Source: an optimization exercise on an open RTL-to-GDS flow (aim: small area and a short achievable clock period). Production flows keep margins and buffers that such runs may drop. At most, simulation tests tie the RTL to the original design; equivalence was not proved. The series may have gaps, and a smaller design here may also do less where the tests do not look. The RTL of run 2 was laid out without a check of its function.

==> design/flow/design.v <==
module float_copro_dp(opcode, op0, op1, result);
   input  logic[10:0]        opcode;
   input  logic[31:0]        op0;
   input  logic[31:0]        op1;
   output logic[31:0]        result;
   always_comb
     begin
        result <= '0;
        case (opcode)
          11'd0:
            result <= op0 + op1;
          11'd1:
            result <= op0 - op1;
          11'd2:
            result <= op0 * op1;
        endcase
     end
endmodule
module float_copro # (parameter cycle_add = 2, cycle_mul = 1, cycle_div = 10)  
   (
    input logic clk,
    input logic copro_valid,
    input logic copro_accept,
    input logic [10:0] copro_opcode,
    input logic [31:0] copro_op0,
    input logic [31:0] copro_op1,
    output logic copro_complete, 
    output logic[31:0] copro_result
    );
   logic [31:0]               op0;
   logic [31:0] 	      op1;
   logic [31:0] 	      resultat;
   enum 		      logic	      {INIT,BUSY} state, n_state;
   logic [4:0] 		      counter;
   logic [10:0] 	      opcode;
   float_copro_dp datapath(opcode,op0,op1,resultat);
   assign opcode = copro_opcode;
   assign op0 = copro_op0;
   assign op1 = copro_op1;
   assign copro_result=resultat;
   always_comb  
     begin
	n_state <= state ;
	case (state)
	  INIT : if(copro_valid == 1)
	    n_state <= BUSY;
	  BUSY : if (copro_accept == 1)
	    n_state <= INIT;
	endcase
     end  
   always_comb
     begin
	copro_complete <= 0;
	if (state == BUSY)
	  case(copro_opcode)
	    11'd0 :
	      if (counter >= cycle_add)
		copro_complete <= 1;
	    11'd1 :
	      if (counter >= cycle_add)
		copro_complete <= 1;
	    11'd2 :
	      if (counter >= cycle_mul)
		copro_complete <= 1;
	    11'd3 :
	      if (counter >= cycle_div)
		copro_complete <= 1;
	  endcase	
     end
   always_ff@(posedge clk)
     begin
	if (~copro_valid)
	  state <= INIT;
	else
	  begin
	     state <= n_state;
	     if (state == BUSY)
	       counter <= counter + 1;
	     else
	       counter <= 0;
	  end
     end
endmodule
==> design/flow/run.sh <==
#!/bin/bash
# synth_recipe.tcl (not shown) runs the flow's synth.tcl, then flattens the netlist and writes it again
# the make line also repeats each setting of config.mk as NAME=value (left out here)
make -C /OpenROAD-flow-scripts/flow DESIGN_CONFIG=/design/flow/config.mk WORK_HOME=/design/flow/orfs CLKGATE_MAP_FILE= SYNTH_SCRIPT=/design/flow/synth_recipe.tcl finish
==> design/flow/config.mk <==
export PLATFORM = sky130hd
export DESIGN_NAME = float_copro
export DESIGN_NICKNAME = float_copro
export VERILOG_FILES = /design/flow/design.v
export SDC_FILE = /design/flow/constraint.sdc
export NUM_CORES = 4
export LEC_CHECK = 0
export CAP_MARGIN = 20
export CORE_MARGIN = 2
export CORE_UTILIZATION = 40
export SLEW_MARGIN = 20
==> design/flow/constraint.sdc <==
create_clock -name core_clock -period 14.0 [get_ports {clk}]
set_input_delay 2.8000 -clock core_clock [delete_from_list [all_inputs] [get_ports {clk}]]
set_output_delay 2.8000 -clock core_clock [all_outputs]
set_load 0.01 [all_outputs]
### Track usage over the die, run 1

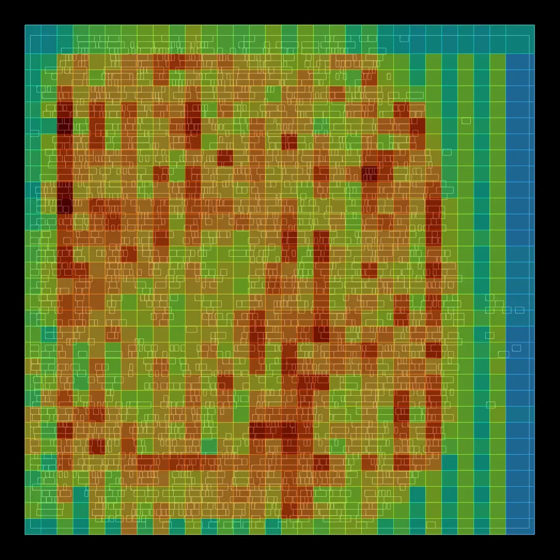
GR Layer Usage met2: 43.0%
All-Layer GR Usage: 26.2%
GR peak layer: met2
routing usage on met3: 2.83%
final core area utilization: 45.5%

### Cell density map, run 1

Drawn at 1.5 px/um. 22 x 22 tiles, from black (low) to pale yellow (high), 0 to 100% covered.
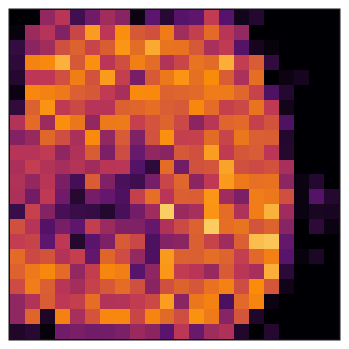
The fullest tile reaches 89%. 5.6% of the tiles are over 75% full. The mean over all tiles is 42%. The densest ninth of the die: top middle.
Initial Utilization: 40.7%
core box area: 45600 sq um

### Ports around the boundary, run 1

Drawn at 2 px/um. Pins as bars across the die edge, other pins in gray.
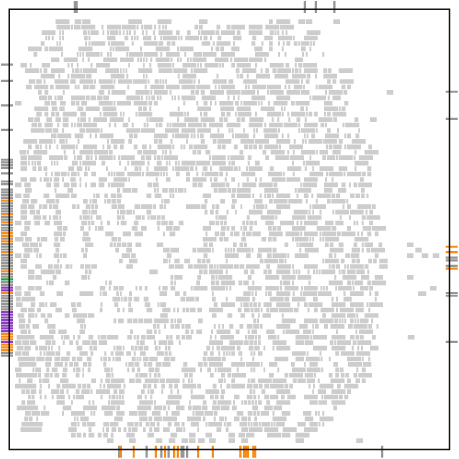
Key: copro_complete = green [pins 1, direction output, edge left]; copro_opcode = purple [pins 11, direction input, edge left]; copro_result = orange [pins 32, direction output, edge 15 left, 14 bottom, 3 right]
All pins by edge: 73 left, 22 bottom, 11 right, 5 top.
Port-buffer cells: 110
Die H: 219 um

==> flow_summary.ini, run 1 <==
[outcome]
outcome = finished clean

[worst_hold_path]
hold_class = flop to flop

[cts]
cts_resized = 0
cts_sinks = 6
ctsHoldBuffers = 0
h-tree-depth = 1
clk_pin_slew_worst_paths_ns = 0.04
root_buffer = clkbuf_16
cts_tree = built
cts_buffers = 3
post_cts_buffers = 0
clock_latency_ns = 0.23
clk_path_buf_depth = 2

[grt]
grt_pass1_wl_mm = 94.8
grt_pass1_vias = 16300
grt_overflow = 0
grt_antenna_before_repair = 8
grt_max_degree = 29

[sta]
worst_pin_slew_ns = 1.00
slew_headroom_pct = 33.2
fin_crit_sh_pct = 98.1
setup_viol = 0
finalClockSkew_ns = 0.00105
whs_ns = 0.573
max_freq_ghz = 0.0728
min_period_ns = 13.73
finalHoldViolCount = 0
maxSlewViolCount = 0

[synth]
synth_flop_cell = edfxtp_1
ys_types = 70
synthTopCellsByCount = 409 x fa_1, 399 x inv_1, 314 x and2_1
seq_area_frac_synth_pct = 0.917
netlist_area_sq_um = 18600
avgSynthCellArea_sq_um = 8.68
synth_nets = 2783
synth.mux.area_fraction_pct = 0.108
synth-compound-area-share_pct = 7.02
synthSimpleGateAreaFrac_pct = 19.9
async_flop_share_pct = 0
synth_top_family_by_area = adder cells
synth.most_common_cell = fa_1
synth_top_area_share_pct = 44.1
synth-edff-count = 5
ys_top_cells_by_area = fa_1 44%, ha_1 11%, and2_1 11%
synthXorXnorAreaFrac_pct = 6.75
synthAdderAreaFrac_pct = 54.9
syn_inst = 2137
synth-seq-cells = 6
netlist.top_cell.by_area = fa_1
yosysWarningCount = 2

[floorplan]
fp.dieW_um = 219
die_area_sq_um = 48100
row_count = 78
num_io_pins = 111

[worst_setup_path]
critPathKind = input port to output pin
slowest_stage = clkdlybuf4s50_1
critPathMaxStageDelay_ns = 0.61
end_kind = output pin
path_cells = clkdlybuf4s50_1 -> buf_4 -> and2_1 -> fa_1 -> inv_1 -> fa_1 -> fa_1 -> fa_1 -> inv_1 -> fa_1 -> fa_1 -> fa_1 -> fa_1 -> ha_1 -> nand3_1 -> nor4_1 -> o211ai_1 -> a21oi_1 -> nor3b_2 -> o31ai_1 -> nor2_1 -> or4_1 -> o31ai_1 -> clkdlybuf4s50_1
worstPathMaxFanout = 16
cpMostUsedCell = fa_1
crit_required_ns = 11.20
worstPathArrival_ns = 10.93
crit_path_start_kind = input port

[cells_and_area]
synthToLayoutAreaGrowth_pct = 11.7
top_register = counter
reg_top3 = counter x5, state x1
nets = 2864
drive_gt1_share_pct = 4.60
largest_register_ffs = 5
n_fill_cell = 4426

[detailed_routing]
drc = 0
dr.pass1.iters = 5
wl_per_cell_um = 21.4
ant_nets = 0
wirelength_mm = 60.5
viasPerCell = 5.26
vias = 14800
dr.first_iter.drc_count = 896

[place]
dp_hpwl_mm = 51.4
place_congestion = 0.926

[job]
maxCapViolCount = 0
run 1: per-stage QoR:
step                      setup WS, ns  cells  utilization (%)  cell area, sq um  TNS [ns]
final                            0.269   2822             45.5             20700         0
after global routing          -0.00508   2817             45.5             20700  -0.00508
after CTS                        0.260   2817             45.4             20700         0
after detailed placement         0.298   2813             45.2             20600         0
after global placement           0.344   2813             45.2             20600         0
after floorplan                   1.82   2137                -             18600         0
run 1: worst max-delay path, delay by kind of cell:
family          cells  cell delay (ns)
compound gates      4             0.86
fa+ha+maj           9             4.27
buf+inv             5             1.67
simple gates        6             1.31
run 1: layout make-up:
class / count / area (sq um) / area share (%)
Inverter: 399 / 1500 / 7.22
Tap cell: 600 / 751 / 3.62
Clock buffer: 4 / 78.8 / 0.380
Timing Repair Buffer: 188 / 1770 / 8.52
Sequential cell: 6 / 170 / 0.821
Multi-Input combinational cell: 1620 / 16500 / 79.4
Antenna cell: 5 / 12.5 / 0.0604
run 1: layout by cell type, fill, tap and decap left out, drive strengths merged, types with 5 or more instances in the layout:
cell | netlist | final
or4 | 5 | 5
buf | 12 | 78
a31oi | 8 | 8
xor2 | 50 | 50
o22ai | 20 | 20
ha | 159 | 159
nand2b | 12 | 12
nor3 | 23 | 23
o21bai | 8 | 8
o31ai | 11 | 11
inv | 399 | 399
xnor2 | 93 | 93
fa | 409 | 409
and3 | 5 | 5
and2 | 315 | 315
diode | 0 | 5
nor2b | 7 | 7
edfxtp | 5 | 5
nand3 | 17 | 17
o211ai | 5 | 5
o21ai | 41 | 41
clkdlybuf4s50 | 0 | 106
a21o | 22 | 22
or3 | 6 | 6
a21oi | 56 | 56
a211oi | 7 | 7
nor2 | 41 | 41
nand2 | 251 | 251
run 1: layer usage:
| metal | part of all wire (%) | GRT usage (%) | up-vias | wire length, um |
|---|---|---|---|---|
| met1 | 45 | 37.5 | 7614 | 27500 |
| li1 | - | - | 6634 | - |
| met5 | 0.058 | 0 | - | 35 |
| met3 | 6.7 | 2.83 | 75 | 4060 |
| met2 | 45 | 43.0 | 502 | 27500 |
| met4 | 2.4 | 5.29 | 6 | 1440 |
run 1: final timing paths:
kind                                    start               end  slack (ns)  cells past startpoint
worst max-delay path            copro_op0[16]  copro_result[29]        0.27                     24
worst min-delay path                    state             state        0.57                      1
worst max register to register     counter[0]        counter[4]       12.70                      4
worst min register to register          state             state        0.57                      1
--- run 2: outline of the changes from run 1 ---
design/flow/design.v: 83 -> 1565 lines; modules unchanged: 0
  float_copro_dp: edited, 18 -> 1522 lines
  float_copro: edited, 65 -> 43 lines
==> module float_copro as of run 2 <==
module float_copro
   (
    input  logic        clk,
    input  logic        copro_valid,
    input  logic        copro_accept,
    input  logic [10:0] copro_opcode,
    input  logic [31:0] copro_op0,
    input  logic [31:0] copro_op1,
    output logic        copro_complete,
    output logic [31:0] copro_result
    );
   logic [31:0] a_r, b_r;
   logic [1:0]  opc_r;
   logic [3:0]  cnt;           
   logic [15:0] lo_d, lo_r;
   logic        cy_d, cy_r;
   logic [15:0] hs_d, hc_d, hs_r, hc_r;
   float_copro_dp datapath (
      .a(a_r), .b(b_r), .opc(opc_r),
      .lo(lo_d), .lo_cy(cy_d), .hi_s(hs_d), .hi_c(hc_d)
   );
   always_ff @(posedge clk) begin
      a_r   <= copro_op0;
      b_r   <= copro_op1;
      opc_r <= copro_opcode[1:0];
      lo_r  <= lo_d;
      cy_r  <= cy_d;
      hs_r  <= hs_d;
      hc_r  <= hc_d;
      if (!copro_valid || copro_accept)
         cnt <= 4'd0;
      else if (cnt != 4'd15)
         cnt <= cnt + 4'd1;
   end
   always_comb begin
      case (opc_r)
         2'd2:    copro_complete = cnt >= 4'd2;
         2'd3:    copro_complete = cnt >= 4'd11;
         default: copro_complete = cnt >= 4'd3;
      endcase
   end
   assign copro_result = {hs_r + hc_r + {{15{1'b0}}, cy_r}, lo_r};
endmodule
### Ports around the boundary, run 2

Drawn at 2 px/um. Pins as bars across the die edge, other pins in gray.
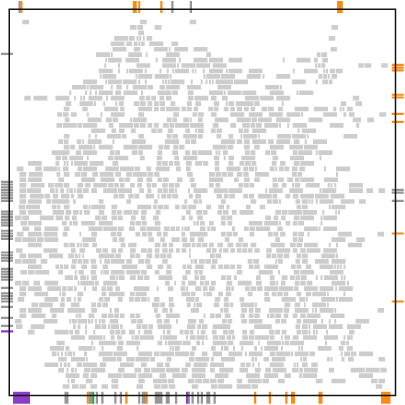
Key: copro_result = orange [pins 32, direction output, edge 15 bottom, 9 right, 8 top]; copro_opcode = purple [pins 11, direction input, edge 10 bottom, 1 left]; copro_complete = green [pins 1, direction output, edge bottom]

==> run 2 against run 1 <==
Sequential cell count rose by 97. Synthesized area fell by 24%. Cell area fell by 23%. Clock-buffer cell count rose by 7. Cell count fell by 31%. Setup slack improved by 1.2 ns. Via count fell by 26%. Critical path depth rose by 35. Synthesized cell count fell by 32%. Die area fell by 23%.
==> flow_summary.ini, run 2 <==
[synth]
synth-seq-cells = 103
synth.most_common_cell = a22oi_1
ys_types = 52
synthTopCellsByCount = 248 x a22oi_1, 225 x fa_1, 173 x inv_1
synth_flop_cell = dfxtp_1
synth_nets = 1787
synth-edff-count = 0
ys_top_cells_by_area = fa_1 32%, dfxtp_1 15%, a22oi_1 13%
yosysWarningCount = 1
avgSynthCellArea_sq_um = 9.70
synth_top_area_share_pct = 31.8
netlist.top_cell.by_area = fa_1

[grt]
grt_antenna_before_repair = 0
grt_overflow = 0
grt_pass1_vias = 11600
grt_max_degree = 35
track_usage_pct = 24.5

[place]
port_buffers = 101
dp_hpwl_mm = 31.9

[worst_setup_path]
slowest_stage = dfxtp_1
crit_family = adder cells
cpMostUsedCell = fa_1
crit_required_ns = 14.26
crit_buf_inv = 18
worstPathArrival_ns = 12.80
critPathMaxStageDelay_ns = 0.58
worstPathMaxFanout = 33
end_kind = flop
critPathKind = flop to flop
crit_path_start_kind = flop

[sta]
finalClockSkew_ns = 0.00837
fin_tns_setup_ns = 0
slew_headroom_pct = 25.0
worst_pin_slew_ns = 1.13
whs_ns = 0.569
maxSlewViolCount = 0
max_freq_ghz = 0.0797
finalHoldViolCount = 0
min_period_ns = 12.54

[detailed_routing]
vias = 11000
wirelength_mm = 43.5
wl_per_cell_um = 22.3
ant_nets = 0
viasPerCell = 5.65
dr.pass1.iters = 7

[cts]
clk_path_buf_depth = 2
h-tree-depth = 3
cts_resized = 0
cts_tree = built
cts_buffers = 9
post_cts_buffers = 0
clk_pin_slew_worst_paths_ns = 0.07
cts_sinks = 103
clock_latency_ns = 0.38
ctsHoldBuffers = 0

[outcome]
outcome = finished clean

[cells_and_area]
synthToLayoutAreaGrowth_pct = 12.1
final_cell_mix = 248 x a22oi_1, 225 x fa_1, 173 x inv_1
postLayoutCoreUtil_pct = 45.8
drive_gt1_share_pct = 5.96
reg_top3 = a_r x32, b_r x32

[floorplan]
start_util_pct = 40.9
die_h_um = 192
row_count = 68

[worst_hold_path]
hold_class = flop to flop
### Cell density map, run 2

Drawn at 2 px/um. 19 x 19 tiles, from black (low) to pale yellow (high), 0 to 100% covered.
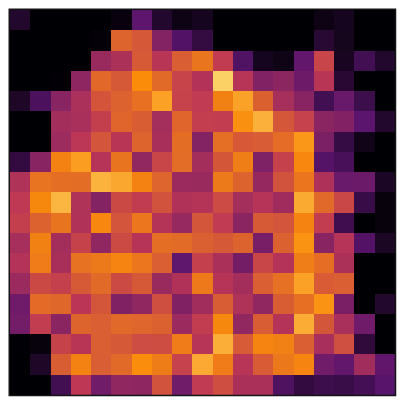
14% of the tiles are nearly empty. The emptiest ninth of the die: top right. The mean over all tiles is 42%. The fullest tile reaches 90%. 5.3% of the tiles are over 75% full.

[run 2: cell types whose count changed after synthesis, moves of 24 or more]
cell / previous run / this run
fa_1: 409 / 225
xnor2_1: 93 / 164
o21ai_0: 38 / 3
nand2_1: 251 / 41
ha_1: 159 / 21
dfxtp_1: 1 / 103
and2_1: 314 / 17
a22oi_1: 0 / 248
xor2_1: 50 / 157
inv_1: 399 / 173
a21oi_1: 55 / 31
[run 2: per-stage QoR]
| stage | cell area [sq um] | std cells | setup WS (ns) |
|---|---|---|---|
| 2_1_floorplan | 14200 | 1463 | 2.23 |
| 3_3_place_gp | 15600 | 1933 | 1.52 |
| 3_5_place_dp | 15600 | 1933 | 1.43 |
| 4_1_cts | 15900 | 1949 | 1.39 |
| 5_1_grt | 15900 | 1949 | 0.703 |
| 6_report | 15900 | 1949 | 1.46 |
[run 2: logic make-up (layout without fill, tap and decap cells)]
kind of cell / count (synthesis) / count (layout) / share of synthesized area [%]
flops: 103 / 103 / 14.5
compound gates: 312 / 312 / 16.1
xor+xnor: 325 / 325 / 20.4
mux: 2 / 2 / 0.168
simple gates: 166 / 166 / 6.75
buf+inv: 309 / 340 / 8.41
fa+ha+maj: 246 / 246 / 33.6
[run 2: worst paths after layout]
check                           startpoint       end  slack, ns  depth (start not counted)
worst max-delay path              opc_r[1]  hs_r[15]       1.46                         59
worst min-delay path                cnt[2]    cnt[2]       0.57                          2
worst max register to register    opc_r[1]  hs_r[15]       1.46                         59
worst min register to register      cnt[2]    cnt[2]       0.57                          2
[run 2: cell type report]
type	count	area, sq um
flip-flops and latches	103	2060
multi-input cells	1051	11000
clock inverters	5	38.8
inverters	176	661
clock buffers	11	243
repair buffers	148	1360
fillers	3353	18800
well taps	455	569
[run 2: metal layers]
metal,global-route usage (%),part of all wire [%],routed length [um],up-vias
met5,0,0,0,-
met4,14.3,5.5,2410,0
met3,4.20,7.8,3410,133
met2,38.1,45,19700,585
met1,32.1,41,18100,5464
li1,-,-,-,4824
[run 2: worst min-delay path, delay by kind of cell, from the launching register on]
kind          cells  cell delay (ns)
flops             1             0.36
simple gates      2             0.17

## port drivers added, routing unchanged
Ports are ideal in the flow. The routed layouts listed here were re-timed in OpenROAD. Step 1, drivers: a clkbuf_16 drives clk and a buf_2 each remaining input, both assumed. Step 2 times the ports against the registers' clock, not the clock port: input delays grow and output delays shrink by t, the midpoint of the rising clock arrivals with the driver on. Slacks: no drivers / after step 1 / after step 2; pairs: no drivers / after step 1.
run | t, ns | setup WS [ns] | hold slack, ns | slew at the worst register clock pin (ns) | cell pins on the clock port's net
run 1 | 0.256 | 0.269 / 0.234 / 0.234 | 0.573 / 0.573 / 0.573 | 0.04 / 0.04 | 1
run 2 | 0.425 | 1.461 / 1.461 / 1.461 | 0.569 / 0.569 / 0.569 | 0.08 / 0.08 | 1
After both steps every run listed still meets setup and hold. For run 1, which loses most, drivers alone change the setup slack by -0.035 ns; drivers and shift together by -0.035 ns.
